Background: an optimization exercise with open tools, aiming at small area. Do not read the settings as production practice. The RTL was checked by simulation tests, not by an equivalence proof against the original design. Some runs may be left out. An edit can pass the tests and still lose a function that they never use.

==> flow/design.v, too long to show whole: its modules and the start of the top module <==
// module ha: 7 lines
// module gt31: 99 lines
// module sub8: 58 lines
// module add26: 190 lines
// module lzc26: 126 lines
// module fa: 7 lines
// module xnr: 6 lines
// module orr: 6 lines
// module aoi222: 6 lines
// module cpa48: 354 lines
// module mv_mul_4x4_fp32: 1669 lines
module mv_mul_4x4_fp32 (
    input  logic        clk,
    input  logic        rst,
    input  logic        m_valid,
    input  logic [31:0] m00_i, m01_i, m02_i, m03_i,
    input  logic [31:0] m10_i, m11_i, m12_i, m13_i,
    input  logic [31:0] m20_i, m21_i, m22_i, m23_i,
    input  logic [31:0] m30_i, m31_i, m32_i, m33_i,
    input  logic        in_valid,
    input  logic [31:0] vx, vy, vz, vw,
    output logic        out_valid,
    output logic [31:0] ox, oy, oz, ow
);
  // ...
==> flow/flow/run.sh <==
#!/bin/bash
# The standard layout (standard.sh: ORFS from synthesis to the routed layout, with the
# standard synthesis), with two changes:
# - the buffer that global placement puts on every input and output port is the smallest
#   buffer cell, sky130_fd_sc_hd__buf_1, instead of the delay buffer the flow picks by default
#   (later repair steps may still resize these buffers);
# - the floorplan step removes the buffers synthesis inserted (REMOVE_ABC_BUFFERS) instead of
#   resizing gates against the placement-free timing estimate; timing is repaired after
#   placement, after clock tree synthesis and after global routing as usual.
# ORFS writes each step's full log under orfs/logs/; make's own output goes to make.log.
set -euo pipefail
export BUFFER_PORTS_ARGS="-buffer_cell sky130_fd_sc_hd__buf_1"
export REMOVE_ABC_BUFFERS=1
bash standard.sh finish > make.log 2>&1
==> flow/standard.sh <==
#!/bin/bash
# synth_recipe.tcl (not shown) runs the flow's synth.tcl, then flattens the netlist and writes it again
# the make line also repeats each setting of config.mk as NAME=value (left out here)
make -C /OpenROAD-flow-scripts/flow DESIGN_CONFIG=/design/flow/config.mk WORK_HOME=/design/flow/orfs CLKGATE_MAP_FILE= SYNTH_SCRIPT=/design/flow/synth_recipe.tcl "${@:-finish}"
==> flow/config.mk <==
export PLATFORM = sky130hd
export DESIGN_NAME = mv_mul_4x4_fp32
export DESIGN_NICKNAME = mv_mul_4x4_fp32
export VERILOG_FILES = /design/flow/design.v
export SDC_FILE = /design/flow/constraint.sdc
export NUM_CORES = 8
export LEC_CHECK = 0
export CAP_MARGIN = 30
export CELL_PAD_IN_SITES_DETAIL_PLACEMENT = 2
export CELL_PAD_IN_SITES_GLOBAL_PLACEMENT = 2
export CORE_MARGIN = 2
export CORE_UTILIZATION = 33
export PLACE_DENSITY = 0.4
export SLEW_MARGIN = 30
export SYNTH_HIERARCHICAL = 1
==> flow/constraint.sdc <==
create_clock -name core_clock -period 16.0 [get_ports {clk}]
set_input_delay 3.2000 -clock core_clock [delete_from_list [all_inputs] [get_ports {clk}]]
set_output_delay 3.2000 -clock core_clock [all_outputs]
set_load 0.01 [all_outputs]
Figure 1. Pin map (run 1).
Drawn at 0.5 px/um. Pins as bars across the die edge, other pins in gray.
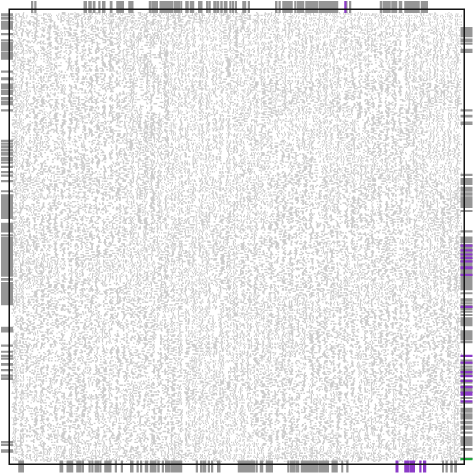
legend:
  green:
    port: m_valid
    pins: 1
    direction: input
    edge: right
  purple:
    port: m20_i
    pins: 32
    direction: input
    edge: 19 right, 12 bottom, 1 top
PortBufs: 772
DIE WIDTH: 907 um

Figure 2. The metal 3 layer (run 1).
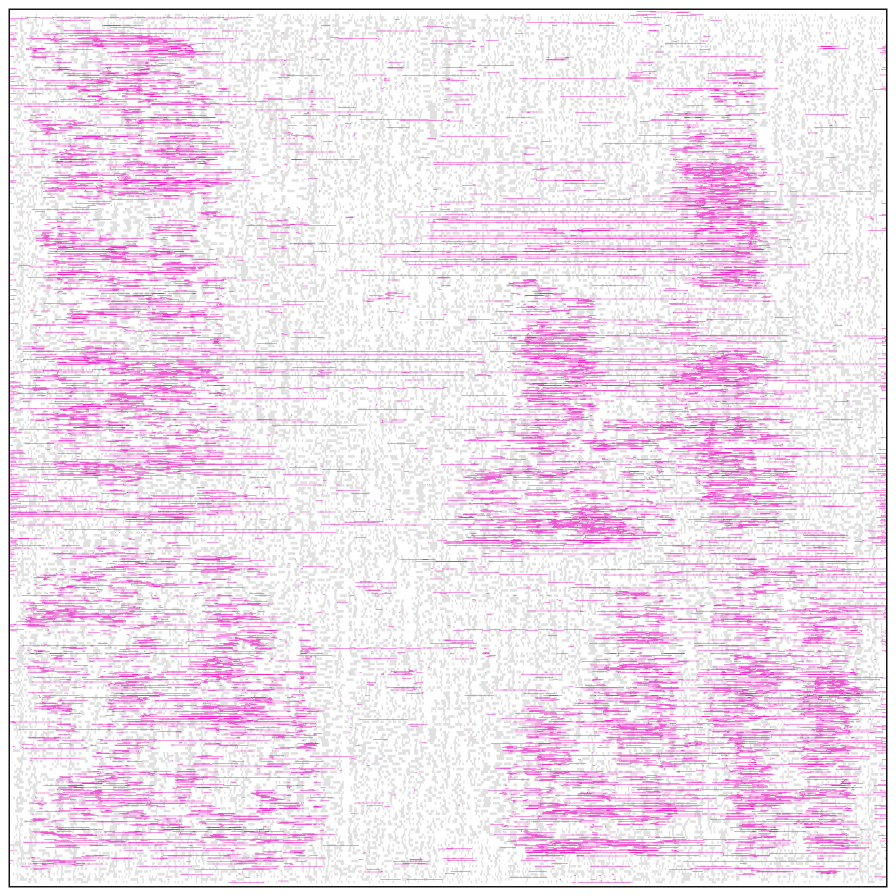
longest straight run: 449 um
share of all routed wire: 10%
main direction: horizontal
M3 GR Usage: 8.77%
DR vias: 283000
Detailed Route WL: 1590000 um

Figure 3. Track usage over the die (run 1).
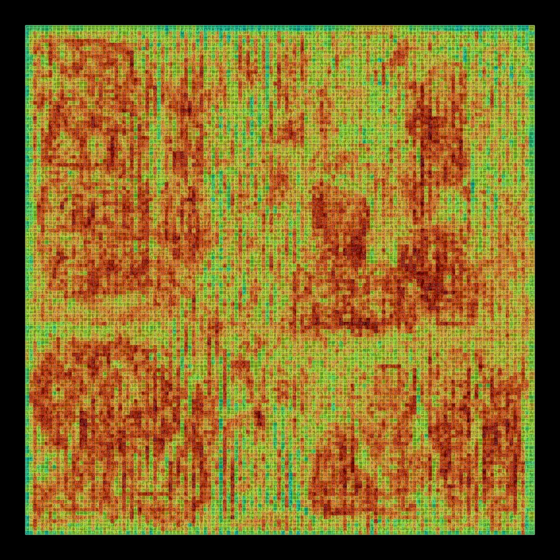
met1 usage: 46.3%
all-layer global routing usage: 36.9%

==> impl_metrics.yaml, run 1 <==
routing:
  drt_iter0_markers: 52200
  drc: 0
  routed_via_density: 7.04
  ant_nets: 0
  wl_per_cell_um: 39.6
  dr.pass1.iters: 14
floorplan:
  rows: 331
  boundaryPins: 773
  coreArea_um2: 813000
  initial_utilization_pct: 33.1
  die-area_um2: 822000
layout:
  area_growth_pct: 12.8
  fin_nets: 34800
  drive_above_1_share_pct: 13.1
  final_common_cell: "a222oi_1"
  layout_common_cells: "4416 x a222oi_1, 3516 x fa_1, 2270 x nand2_1, 1720 x nor2_1, 1701 x ha_1"
critical_path:
  critPathSlowestCell: "xnor2_1"
  criticalPathCategory: "reg2out"
  end_kind: "output pin"
  max_stage_delay_ns: 0.60
  critPathLaunchType: "flip-flop"
  critPathArrivalTime_ns: 11.89
  reg2reg_slack_ns: 1.21
  worst_ep_required_time_ns: 12.80
  cp_max_fo: 35
  rr_worst_depth: 55
placement:
  dp_hpwl_um: 1150000
  gp_congestion: 0.921
logic_synthesis:
  synthesis.area_um2: 269000
  synth_cells: 27400
  syn_area_per_cell_um2: 9.81
  yosysWarnings: 7
sta:
  period_share_pct: 94.3
  finalMaxSlewViolations: 0
  finalCriticalPeriod_ns: 15.09
  clock_skew_ns: 0.0671
  tns_ns: 0
  worst_hold_slack_ns: 0.440
  tightestPinTransition_ns: 1.11
  setup_viol: 0
  rsz0062_at_grt: "no"
  relSlewSlack_pct: 25.4
  fmax_ghz: 0.0663
  hold_viol_final: 0
cts:
  clkTransAtPathRegs_ns: 0.06
  htree_levels: 4
  cts_tree: "yes"
  cts.repair.resized: 0
  cts_root_buf: "clkbuf_16"
  clock_latency_ns: 1.04
  clockBufferDepth: 4
  cts_hold_buf: 0
  cts_buffers: 193
  cts_sinks: 1283
  cts_setup_buffers: 0
global_route:
  grt_overflow_total: 0
  antenna_found_initial: 156
  grt_max_degree: 98
  busiest_layer: "met2"
  grtUsageMet2_pct: 58.7
  grt_pass1_vias: 304000
  grt_pass1_wl_um: 2270000
flow_run:
  maxCapViolCount: 0
min_path:
  hold_class: "reg2reg"
  holdPathStages: 1
run_status:
  status: "complete, no violations"
## run 1: layout make-up
class / instances / area (um2)
antenna: 334 / 836
clock buffer: 233 / 5190
clock inverter: 118 / 1550
fill: 88300 / 509000
inverter: 1165 / 4370
multi-input combinational: 24200 / 239000
sequential: 1283 / 25700
tap: 10800 / 13500
timing repair buffer: 2049 / 13400
## run 1: per-layer routing
layer | vias to the layer above | wire length (um)
met5 | - | 529
met4 | 80 | 98500
met3 | 3785 | 164000
li1 | 115000 | -
met2 | 17600 | 713000
met1 | 147000 | 614000
## run 1: critical path, delay by kind of cell, from the launching register on
| family | cells | cell delay [ns] |
|---|---|---|
| AND/OR/NAND/NOR | 13 | 3.40 |
| XOR/XNOR | 1 | 0.60 |
| adder cells (fa/ha/maj) | 4 | 0.82 |
| AO/OA/AOI/OAI | 14 | 2.61 |
| buffers and inverters | 7 | 1.76 |
| flip-flops | 1 | 0.39 |
| multiplexers | 4 | 1.25 |
## run 1: through the flow
stage               instances  worst slack [ns]  util [%]  cell area, um2
finish                  40200             0.915      37.3          303000
global route            40100            0.0360      37.3          303000
CTS                     39800             0.647      37.2          302000
detailed placement      39500              1.33      36.4          296000
global placement        39500              1.08      36.3          295000
floorplan               26600            0.0421         -          266000
--- run 2: outline of the changes from run 1 ---
flow/design.v: 2528 -> 2536 lines; modules unchanged: 10
  dig4: new, 8 lines
  mv_mul_4x4_fp32: edited, 1669 -> 1669 lines
==> module dig4 as of run 2 <==
module dig4 (
    input  logic h, l,
    output logic s1, s2, s3
);
    assign s1 = ~h &  l;
    assign s2 =  h & ~l;
    assign s3 =  h &  l;
endmodule
==> flow/flow/run.sh (replaced) <==
#!/bin/bash
# The standard layout (standard.sh: ORFS from synthesis to the routed layout, with the
# standard synthesis), with one change: the buffer that global placement puts on every input
# and output port is the smallest buffer cell, sky130_fd_sc_hd__buf_1, instead of the delay
# buffer the flow picks by default. Later repair steps may still resize these buffers.
# ORFS writes each step's full log under orfs/logs/; make's own output goes to make.log.
set -euo pipefail
export BUFFER_PORTS_ARGS="-buffer_cell sky130_fd_sc_hd__buf_1"
bash standard.sh finish > make.log 2>&1
Figure 4. Track usage over the die (run 2).
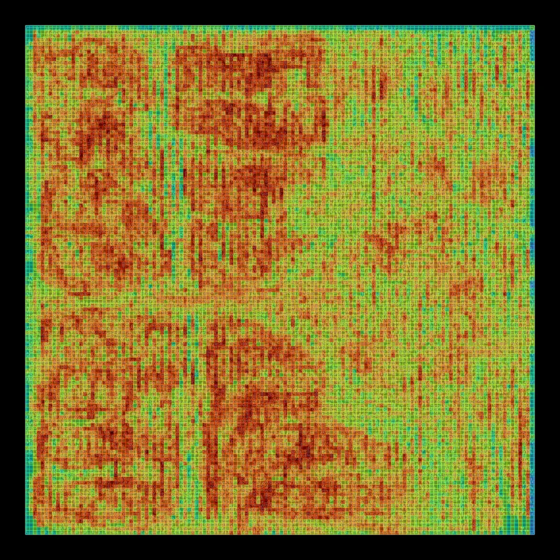
all-layer global routing usage: 34.3%
met2 Usage GRT: 53.2%

Figure 5. Placement density heat map (run 2).
23 x 23 tiles, from white (low) to dark blue (high), 0 to 100% covered.
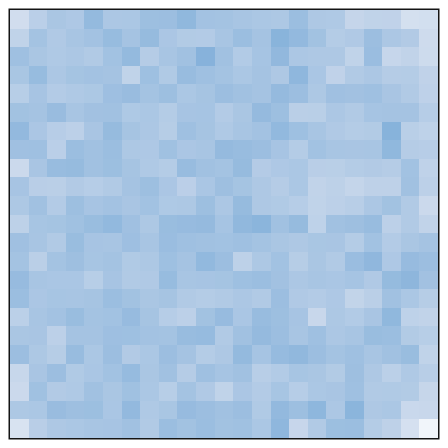
mean over tiles: 35%
fullest tile: 45%

Figure 6. The metal 3 layer (run 2).
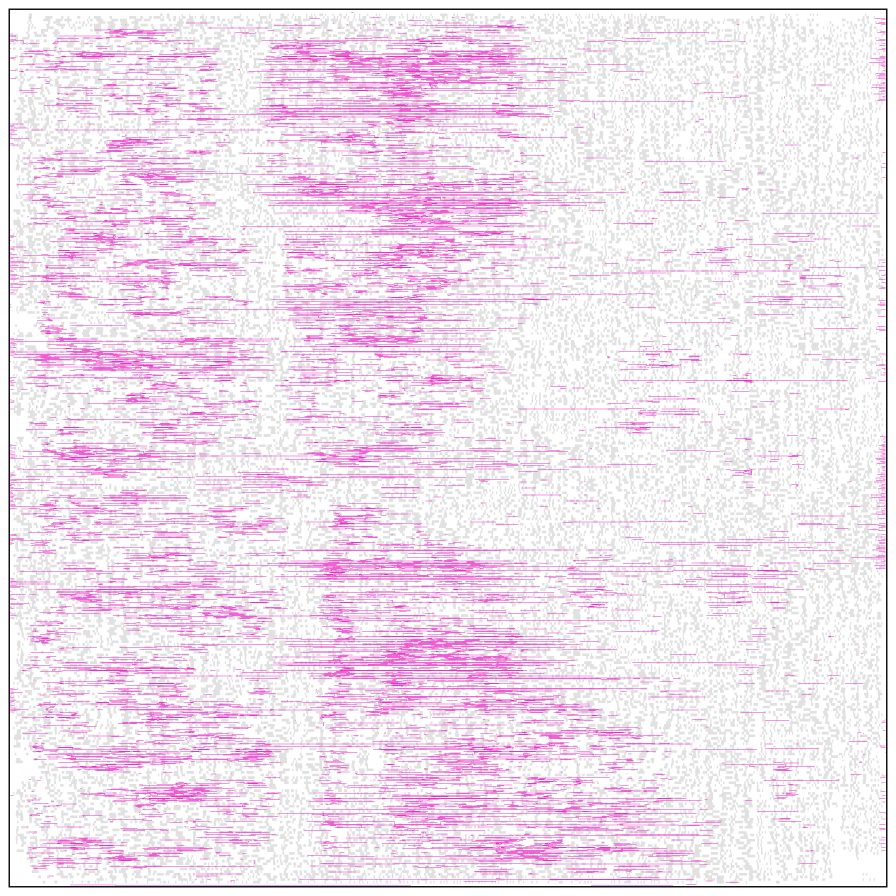
longest straight run: 435 um
share of all routed wire: 9.6%
main direction: horizontal
wire length on this layer: 144 mm

==> run 2 against run 1 <==
First-iteration DRC count down 1.1%. Worst hold slack better by 0.014 ns. Maximum frequency down 0.43%. Sequential share of layout area about the same.
==> impl_metrics.yaml, run 2 <==
floorplan:
  coreArea_um2: 822000
  rows: 333
  boundaryPins: 773
  die_w_um: 912
  die_h_um: 912
  die-area_um2: 832000
  initial_utilization_pct: 33.1
critical_path:
  critPathArrivalTime_ns: 11.95
  crit_top_cell: "ha_1"
  reg2reg_slack_ns: 1.34
  rr_worst_depth: 53
  critPathSlowestCell: "o21ai_0"
  criticalPathCategory: "reg2out"
  end_kind: "output pin"
  critPathLaunchType: "flip-flop"
  cp_max_fo: 39
  worst_ep_required_time_ns: 12.80
  max_stage_delay_ns: 0.65
min_path:
  hold_class: "reg2reg"
  holdPathStages: 1
sta:
  finalMaxSlewViolations: 0
  relSlewSlack_pct: 20.8
  clock_skew_ns: 0.0851
  rsz0062_at_grt: "no"
  fmax_ghz: 0.0660
  setup_ws_ns: 0.850
  finalCriticalPeriod_ns: 15.15
  tightestPinTransition_ns: 1.18
  period_share_pct: 94.7
  hold_viol_final: 0
  tns_ns: 0
  setup_viol: 0
logic_synthesis:
  syn_area_per_cell_um2: 10.0
  synth_cells: 27200
  synthesis.area_um2: 272000
  yosysWarnings: 7
routing:
  totalWireLength_um: 1500000
  ant_nets: 0
  drt_iter0_markers: 51600
  via_count: 275000
  drc: 0
  routed_via_density: 6.98
  wl_per_cell_um: 38.0
  dr.pass1.iters: 15
cts:
  clkTransAtPathRegs_ns: 0.07
  cts_hold_buf: 0
  cts_root_buf: "clkbuf_16"
  cts_setup_buffers: 0
  clock_latency_ns: 1.03
  clockBufferDepth: 4
  cts_sinks: 1283
  htree_levels: 4
  cts_buffers: 180
  cts_tree: "yes"
global_route:
  grt_pass1_vias: 291000
  grt_overflow_total: 0
  grt_max_degree: 98
  antenna_found_initial: 185
  grt_pass1_wl_um: 2150000
flow_run:
  maxCapViolCount: 0
layout:
  drive_above_1_share_pct: 15.0
  nFillCells: 88700
  multiInputGateArea_um2: 243000
  area_growth_pct: 11.1
  layout_common_cells: "4420 x a222oi_1, 3516 x fa_1, 1711 x nand2_1, 1702 x ha_1, 1577 x nor2_1"
  fin_area_um2: 302000
  fin_nets: 34100
  final_common_cell: "a222oi_1"
  seqCellArea_um2: 25700
placement:
  gp_congestion: 0.928
  place_area_um2: 295000
  dp_hpwl_um: 1130000
  pre_cts_ws_ns: 1.10
  io_buffers: 772
run_status:
  status: "complete, no violations"
[run 2: layout make-up]
class,instances,area share [%]
antenna,185,0.153
timing repair buffer,1608,3.41
inverter,807,1.00
sequential,1283,8.49
clock inverter,93,0.384
clock buffer,231,1.65
multi-input combinational,24300,80.4
tap,10900,4.51
[run 2: metal layers]
layer	vias to the layer above	GRT usage [%]	part of all wire, %
met5	-	0.205	0.071
met4	122	12.2	3.9
met3	2385	8.06	9.6
met2	15000	53.2	44
met1	144000	46.5	42
li1	113000	-	-
[run 2: timing repair]
item                       4_1_cts  5_1_grt
setup endpoints to repair        0        2
hold endpoints to repair         0        0
resized for setup                0        2
[run 2: worst max-delay path, delay by kind of cell (launching register included)]
| kind | cells | cell delay [ns] |
|---|---|---|
| AOI/OAI and AO/OA | 17 | 3.86 |
| and+or+nand+nor | 12 | 2.67 |
| adders and majority gates | 7 | 1.64 |
| buffers and inverters | 5 | 1.14 |
| xor gates and xnor gates | 2 | 0.63 |
| muxes | 2 | 0.59 |
| DFF | 1 | 0.40 |
[run 2: metrics by stage]
stage	utilization, %	hold slack (ns)	cells
3_3_place_gp	35.8	0.417	38900
2_1_floorplan	-	0.414	27200
6_report	36.8	0.453	39400
3_5_place_dp	35.9	0.446	38900
4_1_cts	36.6	0.458	39200
5_1_grt	36.7	0.486	39300
==> run 3: changes to the inputs <==
==> flow/flow/run.sh (replaced) <==
#!/bin/bash
# The standard layout (standard.sh: ORFS from synthesis to the routed layout, with the
# standard synthesis), with two changes:
# - the buffer that global placement puts on every input and output port is the smallest
#   buffer cell, sky130_fd_sc_hd__buf_1, instead of the delay buffer the flow picks by default
#   (later repair steps may still resize these buffers);
# - the floorplan step removes the buffers synthesis inserted (REMOVE_ABC_BUFFERS) instead of
#   resizing gates against the placement-free timing estimate; timing is repaired after
#   placement, after clock tree synthesis and after global routing as usual.
# ORFS writes each step's full log under orfs/logs/; make's own output goes to make.log.
set -euo pipefail
export BUFFER_PORTS_ARGS="-buffer_cell sky130_fd_sc_hd__buf_1"
export REMOVE_ABC_BUFFERS=1
bash standard.sh finish > make.log 2>&1
Figure 7. Pin map (run 3).
Drawn at 0.5 px/um. Pins as bars across the die edge, other pins in gray.
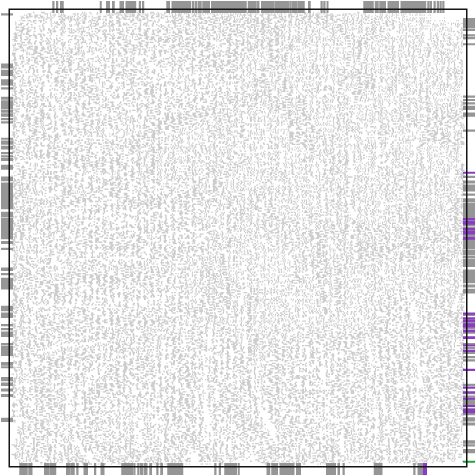
legend:
  green:
    port: m_valid
    pins: 1
    direction: input
    edge: right
  purple:
    port: m20_i
    pins: 32
    direction: input
    edge: 27 right, 5 bottom
DIE WIDTH: 912 um
Chip Height: 912 um

Figure 8. Placement density heat map (run 3).
23 x 23 tiles, from white (low) to dark blue (high), 0 to 100% covered.
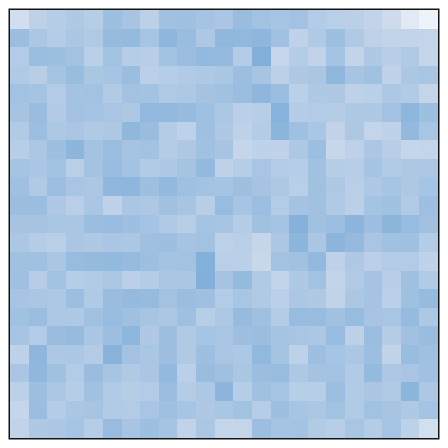
Core Util, Final: 36.8%
Initial Util: 33.1%

Figure 9. Clock tree after CTS (run 3).
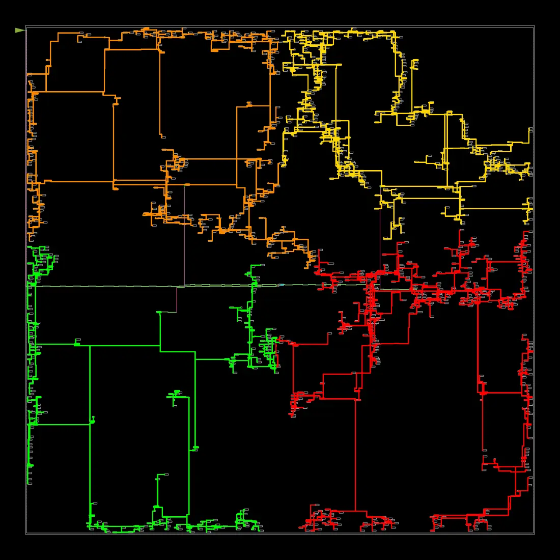
sequential cell count: 1283
CTS buffer count: 181

==> run 3 against run 2 <==
Count of clock-buffer cells in the layout down 13. Highest routed layer unchanged. Non-clock buffer count down 40. Worst hold slack worse by 0.0032 ns. Synthesized cell count unchanged. Largest cell class unchanged.
==> impl_metrics.yaml, run 3 <==
floorplan:
  die-area_um2: 832000
  coreArea_um2: 822000
  rows: 333
  boundaryPins: 773
layout:
  multiInputGateArea_um2: 243000
  fin_nets: 34100
  final_common_cell: "a222oi_1"
  drive_above_1_share_pct: 15.0
  seqCellArea_um2: 25700
  fin_area_um2: 303000
  area_growth_pct: 11.2
  nFillCells: 88800
sta:
  setup_viol: 0
  clock_skew_ns: 0.133
  tns_ns: 0
  fmax_ghz: 0.0657
  tightestPinTransition_ns: 1.27
  rsz0062_at_grt: "no"
  finalMaxSlewViolations: 0
  relSlewSlack_pct: 15.2
  finalCriticalPeriod_ns: 15.23
  hold_viol_final: 0
  setup_ws_ns: 0.770
cts:
  cts_tree: "yes"
  clock_latency_ns: 1.06
  clkTransAtPathRegs_ns: 0.06
  clockBufferDepth: 4
  cts_root_buf: "clkbuf_16"
routing:
  routed_via_density: 6.93
  ant_nets: 0
  drc: 0
  via_count: 273000
  totalWireLength_um: 1490000
  wl_per_cell_um: 37.8
  dr.pass1.iters: 15
  drt_iter0_markers: 50300
placement:
  gp_congestion: 0.952
  place_area_um2: 295000
  io_buffers: 772
  dp_hpwl_um: 1120000
  pre_cts_ws_ns: 1.07
logic_synthesis:
  syn_area_per_cell_um2: 10.0
  synth_cells: 27200
  synthesis.area_um2: 272000
critical_path:
  end_kind: "output pin"
  rr_worst_depth: 54
  worst_ep_required_time_ns: 12.80
  cp_max_fo: 39
  critPathSlowestCell: "mux4_2"
  max_stage_delay_ns: 0.63
  critPathLaunchType: "flip-flop"
  criticalPathCategory: "reg2out"
  critPathArrivalTime_ns: 12.03
global_route:
  grt.total_usage_pct: 34.2
  antenna_found_initial: 136
  grt_pass1_wl_um: 2140000
  grt_max_degree: 98
  grt_pass1_vias: 290000
run_status:
  status: "complete, no violations"
flow_run:
  maxCapViolCount: 0
min_path:
  hold_class: "reg2reg"
  holdPathStages: 1
-- run 3: changes by cell type in the layout (fill, tap and decap cells not counted), moves of 10 or more --
cell,before,now
buf_12,55,33
buf_4,773,743
diode_2,185,245
nor2b_1,846,826
nor2b_2,123,143
clkinv_2,21,35
xnor2_1,939,929
-- run 3: final cells by class --
type	instances	area share (%)
multi-input combinational	24300	80.5
sequential	1283	8.49
tap	10900	4.50
timing repair buffer	1568	3.26
clock buffer	218	1.62
inverter	807	1.00
clock inverter	112	0.464
antenna	245	0.203
-- run 3: repair_timing --
action | 4_1_cts | 5_1_grt
hold buffers | 0 | 0
endpoints found under the setup margin | 0 | 53
buffers inserted | 0 | 4
gates resized for setup | 0 | 4
-- run 3: through the flow --
stage,hold slack (ns),std cells
after floorplan,0.414,26400
after global placement,0.432,38900
after detailed placement,0.434,38900
after CTS,0.455,39200
after global routing,0.477,39400
final,0.450,39500
-- run 3: routing by layer --
metal  vias to the layer above  part of all wire [%]  track usage (%)  wire, um
met5                         -                 0.022           0.0911       329
met4                        34                   4.4             13.9     65500
met3                      2155                   8.5             5.50    127000
met2                     14700                    45             54.1    672000
met1                    143000                    42             46.6    626000
li1                     113000                     -                -         -
-- run 3: worst max-delay path, delay by kind of cell (launching register included) --
kind | cells | cell delay (ns)
AO/OA/AOI/OAI | 16 | 3.42
XOR/XNOR | 3 | 0.65
multiplexers | 2 | 0.86
adder cells (fa/ha/maj) | 9 | 2.79
buffers and inverters | 4 | 1.08
flip-flops | 1 | 0.39
AND/OR/NAND/NOR | 9 | 1.78

==> separate check: timing with driven ports <==
The results above use ideal ports. As a check the final layouts listed here were re-extracted and re-timed, cells and wires unchanged.
Step 1, drivers: a clkbuf_16 drives clk and a buf_2 each remaining input, both assumed.
Step 2 adds t to the input delays and takes it off the output delays; t is the mean of the earliest and latest rising clock arrival at the registers after step 1. Input paths then give back, and output paths get back, about the clock's delay inside the block.
a / b / c = ideal / step 1 / step 2; a / b = the first two.
run | shift t [ns] | setup slack, ns | pins driven straight from the clock port
run 1 | 1.169 | 0.915 / 0.747 / 1.208 | 1
run 2 | 1.127 | 0.850 / 0.707 / 0.675 | 1
run 3 | 1.155 | 0.770 / 0.616 / 0.877 | 1
After both steps setup and hold are still met in every run listed. For run 2, which loses most, drivers alone change the setup slack by -0.143 ns; drivers and shift together by -0.175 ns.
